What follows belongs to an exercise in optimizing a design on an open flow for a short achievable clock period and few clock cycles; a production flow would make more cautious choices.
Only simulation tests tie the RTL to the original design; equivalence was not proved.

===== design/flow/constraint.sdc =====
create_clock -name core_clock -period 10.0 [get_ports {clk}]
set_input_delay 2.0000 -clock core_clock [delete_from_list [all_inputs] [get_ports {clk}]]
set_output_delay 2.0000 -clock core_clock [all_outputs]
set_load 0.01 [all_outputs]

===== design/flow/config.mk =====
export PLATFORM = sky130hd
export DESIGN_NAME = custom_cpu
export DESIGN_NICKNAME = custom_cpu
export VERILOG_FILES = /design/flow/design.v
export SDC_FILE = /design/flow/constraint.sdc
export NUM_CORES = 4
export LEC_CHECK = 0
export CAP_MARGIN = 20
export CORE_MARGIN = 2
export CORE_UTILIZATION = 40
export SLEW_MARGIN = 20

===== design/flow/design.v =====
`timescale 10 ns / 1 ns
module alu(
	input [32 - 1:0] A,
	input [32 - 1:0] B,
	input [2:0] ALUop,
	output Overflow,
	output CarryOut,
	output Zero,
	output [32 - 1:0] Result
);
	parameter MSB = 32 - 1;
	wire op_and;
	wire op_or;
	wire op_add;
	wire op_sub;
	wire op_slt;
	wire op_sltu;
	wire op_xor;
	wire op_nor;
	assign op_and  = ALUop == 3'b111;
	assign op_or   = ALUop  == 3'b110;
	assign op_add  = ALUop == 3'b000;
	assign op_sub  = ALUop == 3'b001;
	assign op_slt  = ALUop == 3'b010;
	assign op_sltu = ALUop == 3'b011;
	assign op_xor  = ALUop == 3'b100;
	assign op_nor  = ALUop == 3'b101;
	wire [32-1:0] and_result;
	wire [32-1:0] or_result;
	wire [32-1:0] add_sub_result;
	wire [32-1:0] slt_result;
	wire [32-1:0] sltu_result;
	wire [32-1:0] xor_result;
	wire [32-1:0] nor_result;
	wire [32-1:0] B_adder;
	wire Cout;
	wire Cin;
	assign and_result = A & B;
	assign or_result  = A | B;
	assign xor_result = A ^ B;
	assign nor_result = ~(A | B);
	assign B_adder = (op_sub | op_slt | op_sltu)? ~B:B;
	assign Cin 	   = (op_sub | op_slt | op_sltu)? 1'b1:1'b0;
	assign {Cout,add_sub_result} = A + B_adder + Cin;
	assign CarryOut = (op_add & Cout) | ((op_sub|op_slt|op_sltu) & ~Cout);
	assign Overflow = (A[MSB] ^~ B_adder[MSB]) & (add_sub_result[MSB] ^ A[MSB]);
	assign slt_result = add_sub_result[MSB] ^ Overflow;
	assign sltu_result = {31'b0, ~Cout};
	assign Result = ({32{op_and}} 			& and_result)
				  | ({32{op_or}} 			& or_result)
				  | ({32{op_add|op_sub}} 	& add_sub_result)
				  | ({32{op_slt}} 			& slt_result)
				  | ({32{op_sltu}} 		& sltu_result)
				  | ({32{op_xor}} 			& xor_result)
				  | ({32{op_nor}} 			& nor_result);
	assign Zero = Result==32'b0;
endmodule
`timescale 10 ns / 1 ns
module shifter (
	input [32 - 1:0] A,
	input [32 - 1:0] B,
	input [1:0] Shiftop,
	output [32 - 1:0] Result
);
	wire sll;
	wire sra;
	wire srl;
	wire [32 - 1:0]sll_result;
	wire [32 - 1:0]sra_result;
	wire [32 - 1:0]srl_result;
	assign sll = Shiftop == 2'b00;
	assign srl = Shiftop == 2'b01;
	assign sra = Shiftop == 2'b11;
	assign sll_result = A << B[4:0];
	assign sra_result = ($signed(A)) >>> B[4:0];
	assign srl_result = A >> B[4:0];
	assign Result = ({32{sll}} & sll_result)
				  | ({32{sra}} & sra_result)
				  | ({32{srl}} & srl_result);
endmodule
`timescale 10 ns / 1 ns
module reg_file(
	input clk,
	input rst,
	input [5 - 1:0] waddr,
	input [5 - 1:0] raddr1,
	input [5 - 1:0] raddr2,
	input wen,
	input [32 - 1:0] wdata,
	output [32 - 1:0] rdata1,
	output [32 - 1:0] rdata2
);
	parameter FILE_WIDTH = 2 ** 5;
	reg [32 - 1:0] reg_array [FILE_WIDTH - 1 :0];
	always @(posedge clk) begin
		if(wen) begin
			reg_array[waddr] <= wdata;
		end
	end
	assign rdata1 = (raddr1==5'b0)? 32'b0 : reg_array[raddr1];
	assign rdata2 = (raddr2==5'b0)? 32'b0 : reg_array[raddr2];
endmodule
`timescale 10ns / 1ns
module custom_cpu(
	input  rst,
	input  clk,
	output reg [31:0] PC,
	output reg Inst_Req_Valid,
	input Inst_Req_Ready,
	input  [31:0] Instruction,
	input Inst_Valid,
	output reg Inst_Ready,
	output [31:0] Address,
	output MemWrite,
	output [31:0] Write_data,
	output [3:0] Write_strb,
	output MemRead,
	input Mem_Req_Ready,
	input  [31:0] Read_data,
	input Read_data_Valid,
	output reg Read_data_Ready, 
    output [31:0]	cpu_perf_cnt_0,
    output [31:0]	cpu_perf_cnt_1
);
	localparam RST = 9'b000000001;
	localparam IF  = 9'b000000010;
	localparam IW  = 9'b000000100;
	localparam ID  = 9'b000001000;
	localparam EX  = 9'b000010000;
	localparam WB  = 9'b000100000;
	localparam ST  = 9'b001000000;
	localparam LD  = 9'b010000000;
	localparam RDW = 9'b100000000;
	localparam HIGH = 1'b1;
	localparam LOW  = 1'b0;
	reg   [8:0]     current_state;
	reg   [8:0]     next_state;
	reg   [31:0]    ALUReg;
	reg   [31:0]    ResultReg;
	reg   [31:0]    MemReg;
	reg   [31:0]    InstReg;
	reg   [31:0]    rdata1Reg;
	reg   [31:0]    rdata2Reg;
	wire  [31:0]    ALU_A;
	wire  [31:0]    ALU_B;
	wire  [2:0]     ALUop;
	wire  [31:0]    ALU_result;
	wire		    ALU_overflow;
	wire            ALU_carryout;
	wire            ALU_zero;
	wire			RF_wen;
	wire  [4:0]		RF_waddr;
	wire  [31:0]	RF_wdata;
	wire  [4:0]     raddr1;
	wire  [4:0]     raddr2;
	wire  [31:0]    rdata1;
	wire  [31:0]    rdata2;
	wire  [31:0]    Shift_A;
	wire  [31:0]    Shift_B;
	wire  [1:0]     Shiftop;
	wire  [31:0]    Shift_result;
	wire  [6:0]     opcode;
	wire  [2:0]     funct;
	wire  [4:0]     rd;
	wire  [4:0]     rs1;
	wire  [4:0]     rs2;
	wire  [6:0]     func7;
	wire Utype;
	wire jalr ;
	wire jal  ;
	wire Btype;
	wire Iload;
	wire Stype;
	wire Ioprt;
	wire Rtype;
	wire lui;
	wire auipc;
	wire shift;
	wire Mem2Reg;
	wire ALUsrc;
	wire Branch;
	wire  [31:0]    Ioprt_ext;
	wire  [31:0]    Btype_ext;
	wire  [31:0]    Stype_ext;
	wire  [31:0]    Utype_ext;
	wire  [31:0]    Jtype_ext;
	wire  [31:0]    imm_data;
	wire  [31:0]    Data_result;
	wire  [31:0]    PC_next;
	wire  [31:0]    PC_plus4;
	wire  [31:0]    PC_tar;
	wire  [31:0]    jalr_addr;
	wire 			sb;
	wire 			sh;
	wire 			sw;
	wire  [3:0]     addrtype; 
	wire  			lbu;      
	wire  			lhu;
	wire  [31:0]    lb_data;
	wire  [31:0]    lh_data;
	wire  [31:0]    lw_data;
	wire  [31:0]    lbu_data;
	wire  [31:0]    lhu_data;
	wire  [31:0]    Load_data;
	reg   [31:0]    cycle_cnt;
	reg   [31:0]    inst_cnt;
	always @(posedge clk) begin
		if (rst) 
			cycle_cnt <= 32'd0;
		else
			cycle_cnt <= cycle_cnt + 32'd1;
	end
	assign cpu_perf_cnt_0 = cycle_cnt;
	always @(posedge clk) begin
		if (rst) 
			inst_cnt <= 32'd0;
		else if(current_state == IW && Inst_Valid)
			inst_cnt <= inst_cnt + 32'd1;
	end
	assign cpu_perf_cnt_1 = inst_cnt;
	always @(posedge clk) begin
        if (rst) begin
            current_state <= RST;
        end 
		else begin
            current_state <= next_state;
        end
    end
	always @(*) begin
		case(current_state) 
			RST : begin
				if(rst) next_state = RST;
				else next_state = IF;
			end
			IF : begin
				if(Inst_Req_Ready) next_state = IW;
				else next_state = IF;
			end
			IW : begin
				if(Inst_Valid) next_state = ID;
				else next_state = IW;
			end
			ID : begin
				next_state = EX;
			end
			EX : begin
				if(Iload) next_state = LD;
				else if(Stype) next_state = ST;
				else if(Btype) next_state = IF;
				else next_state = WB;
			end
			LD : begin
				if (Mem_Req_Ready) next_state = RDW;
				else next_state = LD;
			end
			RDW : begin
				if(Read_data_Valid) next_state = WB;
				else next_state = RDW;
			end
			ST : begin
				if(Mem_Req_Ready) next_state = IF;
				else next_state = ST;
			end
			WB : begin
				next_state = IF;
			end
			default : begin
				next_state = IF;
			end
		endcase
	end
	always @(posedge clk) begin
		if(next_state == RST)
			Inst_Req_Valid <= LOW;
		else if(next_state == IF)
			Inst_Req_Valid <= HIGH;
		else
			Inst_Req_Valid <= LOW;
	end
	always @(posedge clk) begin
		if(next_state == RST)
			Inst_Ready <= HIGH;
		else if(next_state == IW)
			Inst_Ready <= HIGH;
		else
			Inst_Ready <= LOW;
	end
	always @(posedge clk) begin
		if(next_state == RST)
			Read_data_Ready <= HIGH;
		else if(next_state == RDW)
			Read_data_Ready <= HIGH;
		else
			Read_data_Ready <= LOW;
	end
	always @(posedge clk) begin
		if(current_state == IW && Inst_Valid) 
			InstReg <= Instruction;
	end
	always @(posedge clk) begin
		if(current_state == ID) begin
			rdata1Reg <= rdata1;
			rdata2Reg <= rdata2;
		end
	end
	always @(posedge clk) begin
		if(current_state == EX) begin
			ALUReg <= ALU_result;
			ResultReg <= Data_result;
		end
	end
	always @(posedge clk) begin
		if(current_state == RDW && Read_data_Valid)
			MemReg <= Load_data;
	end
	assign opcode  = InstReg[6:0];
	assign rd      = InstReg[11:7];
	assign funct   = InstReg[14:12];
	assign rs1     = InstReg[19:15];
	assign rs2     = InstReg[24:20];
	assign func7   = InstReg[31:25];
	assign Utype   = (~opcode[6] &  opcode[4]) & (~opcode[3] &  opcode[2]);
	assign jalr    = ( opcode[6] &  opcode[5]) & (~opcode[4] & ~opcode[3]) &  opcode[2];
	assign jal     = ( opcode[6] &  opcode[5]) & (~opcode[4] &  opcode[3]) &  opcode[2];
	assign Btype   = ( opcode[6] &  opcode[5]) & (~opcode[4] & ~opcode[3]) & ~opcode[2];
	assign Iload   = (~opcode[6] & ~opcode[5]) & (~opcode[4] & ~opcode[3]) & ~opcode[2];
	assign Stype   = (~opcode[6] &  opcode[5]) & (~opcode[4] & ~opcode[3]) & ~opcode[2];
	assign Ioprt   = (~opcode[6] & ~opcode[5]) & ( opcode[4] & ~opcode[3]) & ~opcode[2];
	assign Rtype   = (~opcode[6] &  opcode[5]) & ( opcode[4] & ~opcode[3]) & ~opcode[2];
	assign lui = Utype & opcode[5];
	assign auipc = Utype & ~opcode[5];
	assign shift = (Rtype | Ioprt) & (funct[0] & ~funct[1]);
	assign MemRead = current_state == LD;
	assign MemWrite = current_state == ST;
	assign ALUsrc = Iload | Stype | Ioprt | jalr;
	assign Mem2Reg = Iload;
	assign Ioprt_ext = {{20{InstReg[31]}} , InstReg[31:20]};
	assign Btype_ext = {{20{InstReg[31]}} , InstReg[7] , InstReg[30:25] , InstReg[11:8] , 1'b0};
	assign Stype_ext = {{20{InstReg[31]}} , InstReg[31:25] , InstReg[11:7]};
	assign Utype_ext = {    InstReg[31:12], 12'd0};
	assign Jtype_ext = {{12{InstReg[31]}} , {InstReg[19:12], InstReg[20], InstReg[30:21], 1'b0}};
	assign imm_data = ({32{Ioprt | Iload | jalr}} & Ioprt_ext)
					| ({32{Btype}} & Btype_ext)
					| ({32{Stype}} & Stype_ext)
					| ({32{Utype}} & Utype_ext)
					| ({32{jal}} & Jtype_ext);
	assign Branch = Btype & ((~funct[2] & (funct[0] ^ ALU_zero)) | (funct[2] & (funct[0] ^~ ALU_zero)));
	assign PC_plus4 = PC + 32'd4; 
	assign PC_tar = PC + imm_data;
	assign jalr_addr = {ALU_result[31:1] , 1'b0};
	assign PC_next = ({32{Branch | jal}} & PC_tar)
					|({32{jalr}} & jalr_addr)
					|({32{~Branch & ~jal & ~jalr}} & PC_plus4);
	always @(posedge clk) begin
		if(rst) 
			PC <= 32'd0; 
		else if(current_state == EX)
			PC <= PC_next;
	end
	assign sb  =  ~funct[2] & ~funct[1] & ~funct[0];
	assign sh  =  ~funct[2] & ~funct[1] &  funct[0];
	assign sw  =  ~funct[2] &  funct[1] & ~funct[0];
	assign addrtype[0] = ~ALUReg[1] & ~ALUReg[0]; 
	assign addrtype[1] = ~ALUReg[1] &  ALUReg[0]; 
	assign addrtype[2] =  ALUReg[1] & ~ALUReg[0]; 
	assign addrtype[3] =  ALUReg[1] &  ALUReg[0]; 
	assign Write_strb[3] = sw | sb & addrtype[3] | sh & addrtype[2] ;
	assign Write_strb[2] = sw | sb & addrtype[2] | sh & addrtype[2] ;
	assign Write_strb[1] = sw | sb & addrtype[1] | sh & addrtype[0] ;
	assign Write_strb[0] = addrtype[0] ;
	assign Write_data = ({32{sb}}  & {4{rdata2Reg[7:0]}})
					  | ({32{sh}}  & {2{rdata2Reg[15:0]}})
					  | ({32{sw}}  & rdata2Reg);
	assign lbu =  funct[2] & ~funct[1] & ~funct[0];
	assign lhu =  funct[2] & ~funct[1] &  funct[0];
	assign lb_data = ({32{addrtype[3]}} & {{24{Read_data[31]}}, Read_data[31:24]})
				   | ({32{addrtype[2]}} & {{24{Read_data[23]}}, Read_data[23:16]})
				   | ({32{addrtype[1]}} & {{24{Read_data[15]}}, Read_data[15:8]})
				   | ({32{addrtype[0]}} & {{24{Read_data[7]}} , Read_data[7:0]});
	assign lh_data = ({32{(addrtype[3] | addrtype[2])}} & {{16{Read_data[31]}}, Read_data[31:16]})
				   | ({32{(addrtype[1] | addrtype[0])}} & {{16{Read_data[15]}}, Read_data[15:0]});
	assign lw_data  =  Read_data[31:0];
	assign lbu_data = {24'b0, lb_data[7:0]};
	assign lhu_data = {16'b0, lh_data[15:0]};
	assign Load_data = ({32{sb}} & lb_data)
					 | ({32{sh}} & lh_data)
					 | ({32{sw}} & lw_data)
					 | ({32{lbu}} & lbu_data)
					 | ({32{lhu}} & lhu_data);
	assign raddr1 = rs1;
	assign raddr2 = rs2;
	assign RF_wen = current_state[5];
	assign RF_waddr = rd;
	assign Data_result = ({32{jal | jalr}}  & PC_plus4)
						|({32{auipc}}   & PC_tar)
						|({32{lui}}   & Utype_ext)
						|({32{shift}} & Shift_result)
						|({32{(Rtype | Ioprt) & ~shift}} & ALU_result);
	assign RF_wdata = Mem2Reg? MemReg: ResultReg;
	assign Address  = {ALUReg[31:2], 2'b00};
	assign ALUop = ({3{Iload | Stype | jalr}} & 3'b000) 
				 | ({3{Btype}} & {1'b0, funct[2], funct[2] ^~ funct[1]})
				 | ({3{Rtype}} & {funct[2:1], func7[5] | funct[0]})
				 | ({3{Ioprt}} & {funct[2:0]});
	assign ALU_A = rdata1Reg;
	assign ALU_B = ALUsrc? imm_data : rdata2Reg;
	assign Shiftop = {func7[5],funct[2]};
	assign Shift_A = rdata1Reg;
	assign Shift_B = opcode[5] ? rdata2Reg : {27'b0,rs2};
	alu u_alu(
		.A(ALU_A),
		.B(ALU_B),
		.ALUop(ALUop),
		.Overflow(ALU_overflow),
		.CarryOut(ALU_carryout),
		.Zero(ALU_zero),
		.Result(ALU_result)
	);
	reg_file u_reg_file(
		.clk(clk),
		.rst(rst),
		.waddr(RF_waddr),
		.raddr1(raddr1),
		.raddr2(raddr2),
		.wen(RF_wen),
		.wdata(RF_wdata),
		.rdata1(rdata1),
		.rdata2(rdata2)
	);
	shifter u_shifter(
		.A(Shift_A),
		.B(Shift_B),
	    .Shiftop(Shiftop),
		.Result(Shift_result)
	);
endmodule

===== design/flow/run.sh =====
#!/bin/bash
# synth_recipe.tcl (not shown) runs the flow's synth.tcl, then flattens the netlist and writes it again
# the make line also repeats each setting of config.mk as NAME=value (left out here)
make -C /OpenROAD-flow-scripts/flow DESIGN_CONFIG=/design/flow/config.mk WORK_HOME=/design/flow/orfs CLKGATE_MAP_FILE= SYNTH_SCRIPT=/design/flow/synth_recipe.tcl finish

critical_path.png
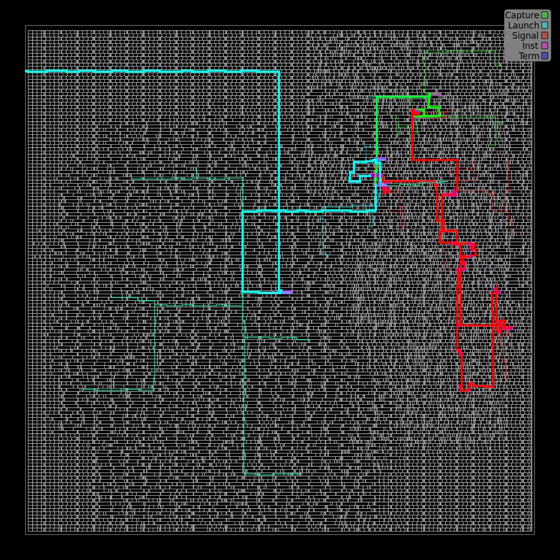
Final Non-Filler Cells: 7524
final worst path period need: 9.06 ns

ff_map.png
Drawn at 1 px/um. Other sequential cells in the stronger gray, the rest of the logic in the fainter gray.
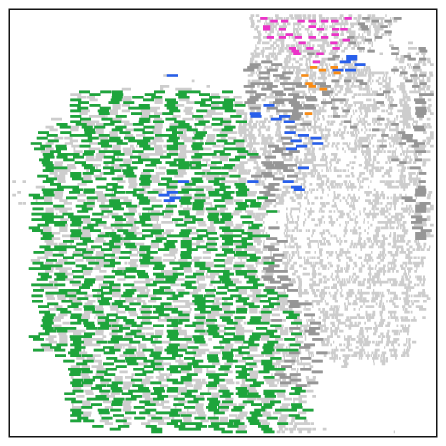
[magenta] `inst_cnt` | flops: 32
[green] `u_reg_file.reg_array` | flops: 1024
[orange] `current_state` | flops: 9
[blue] `InstReg` | flops: 30
not colored: 227
Final Util: 45.8%
Storage cell area: 38600 um^2
fraction of area in registers: 47.8%

==> flow_summary.json <==
{
  "initial_utilization_pct": 40.3,
  "wl_met1_um": 95400,
  "cts_hold_buffers": 0,
  "fp.coreArea_um2": 176000,
  "grt_use_met3_pct": 5.12,
  "fin_nets": 5267,
  "synth_top_area_share_pct": 51.2,
  "path_depth": 28,
  "clock-root-buffer": "clkbuf_16",
  "drive_above_1_share_pct": 21.3,
  "drc": 0,
  "grt_pass1_vias": 46605,
  "num_vias": 48494,
  "rr_endpoint": "PC[30]",
  "use_met2_pct": 43.1,
  "first_iter_violations": 6507,
  "drv_cap": 0,
  "largest_reg_flops": 1024,
  "top_register": "u_reg_file.reg_array",
  "tightestPinTransition_ns": 1.14,
  "hp-class": "flip-flop to flip-flop",
  "path_class": "flip-flop to flip-flop",
  "cts_tree": "built",
  "dpl_cell_area_um2": 76300,
  "crit_slowest_cell": "o21ai_2",
  "grt_pass1_wl_um": 351000,
  "fin_area_um2": 80800,
  "numCtsBuffers": 144,
  "vias_per_cell": 6.45,
  "min_to": "cycle_cnt[0]",
  "firstDrtPassIters": 7,
  "slew-limit-headroom_pct": 23.3,
  "fmax_mhz": 110,
  "synth-seq-area-share_pct": 54.2,
  "area_growth_syn_to_layout_pct": 13.5,
  "synth_top_area_cell": "edfxtp_1",
  "routed.top_layer": "met5",
  "synth_xor_area_share_pct": 1.98,
  "rrSetupSlack_ns": 0.94,
  "wl_met2_um": 118000,
  "status": "timing/DRC/antenna clean",
  "fin_setup_tns_ns": 0,
  "reg2reg_depth": 28,
  "grt_max_degree": 117,
  "synth_edf_count": 1214,
  "yosys_warnings": 2,
  "cts_setup_buffers": 0
}
Testbench counts, summed over its fixed seeds: cycles 75,731.
util_map.png
Drawn at 1 px/um. 21 x 21 tiles, from dark blue (low) to red (high), 0 to 100% covered.
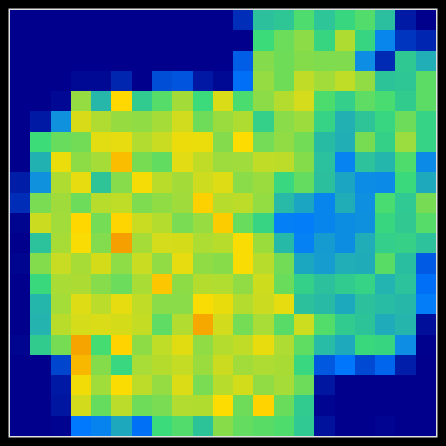
fullest tile: 82%
mean over tiles: 43%
tiles over 75% full: 2.9%

class_map.png
Drawn at 1.5 px/um. Fill, decap, tap and diode cells in gray.
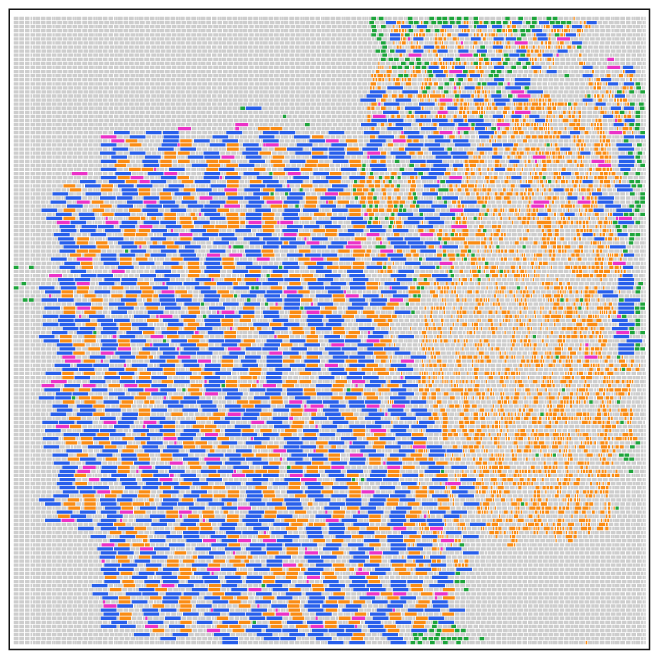
[blue] registers | cells: 1322 | share of their area: 50%
[magenta] clock drivers and dummy loads | cells: 260 | share of their area: 5.9%
[green] remaining buffers and delay cells | cells: 358 | share of their area: 4.2%
[orange] remaining logic cells | cells: 3236 | share of their area: 40%

[layout make-up]
cell class | count | area, um^2
repair buffers | 358 | 3310
well taps | 2340 | 2930
clock inverters | 80 | 797
diodes | 8 | 20.0
inverters | 117 | 440
clock buffers | 180 | 3770
fillers | 15524 | 95700
multi-input cells | 3119 | 31000
flip-flops and latches | 1322 | 38600
[worst reg2reg max path: cells and delay by family (launching register included)]
family | cells | cell delay (ns)
AND/OR/NAND/NOR | 13 | 3.60
XOR/XNOR | 2 | 0.32
multiplexers | 2 | 0.73
flip-flops | 1 | 0.60
adder cells (fa/ha/maj) | 2 | 0.87
AO/OA/AOI/OAI | 9 | 2.87
[cells in the final DEF (no fill, tap or decap), drive strengths merged, types with 125 or more instances in the layout]
cell type | Yosys | routed
mux2i | 189 | 189
a21oi | 212 | 212
o21ai | 264 | 264
nor2 | 368 | 368
edfxtp | 1214 | 1214
clkdlybuf4s50 | 0 | 233
buf | 116 | 125
mux4 | 642 | 642
nand2 | 336 | 336
ha | 132 | 132
clkbuf | 259 | 180

-- separate check: timing with driven ports --
No port has a modelled driver above. Below, the same layout with a new extraction and two added sets of constraints.
Step 1 sets driving cells, clkbuf_16 on the clock port and buf_2 on the other inputs (assumed; they add their load-dependent delay and slew).
Step 2 times the ports against the registers' clock, not the clock port: input delays grow and output delays shrink by t, the midpoint of the rising clock arrivals with the driver on.
Three values: ideal ports, drivers, drivers and shift; two values: the first two.
shift t [ns]: 0.871
setup WS [ns]: 0.939 / 0.939 / 0.939
clock arrival spread, ns: 0.055 / 0.055
worst data-port slew with drivers (ns): 0.12
After both steps this run still meets setup and hold. The setup slack of this run moves by 0.000 ns with the drivers and by 0.000 ns with both steps.
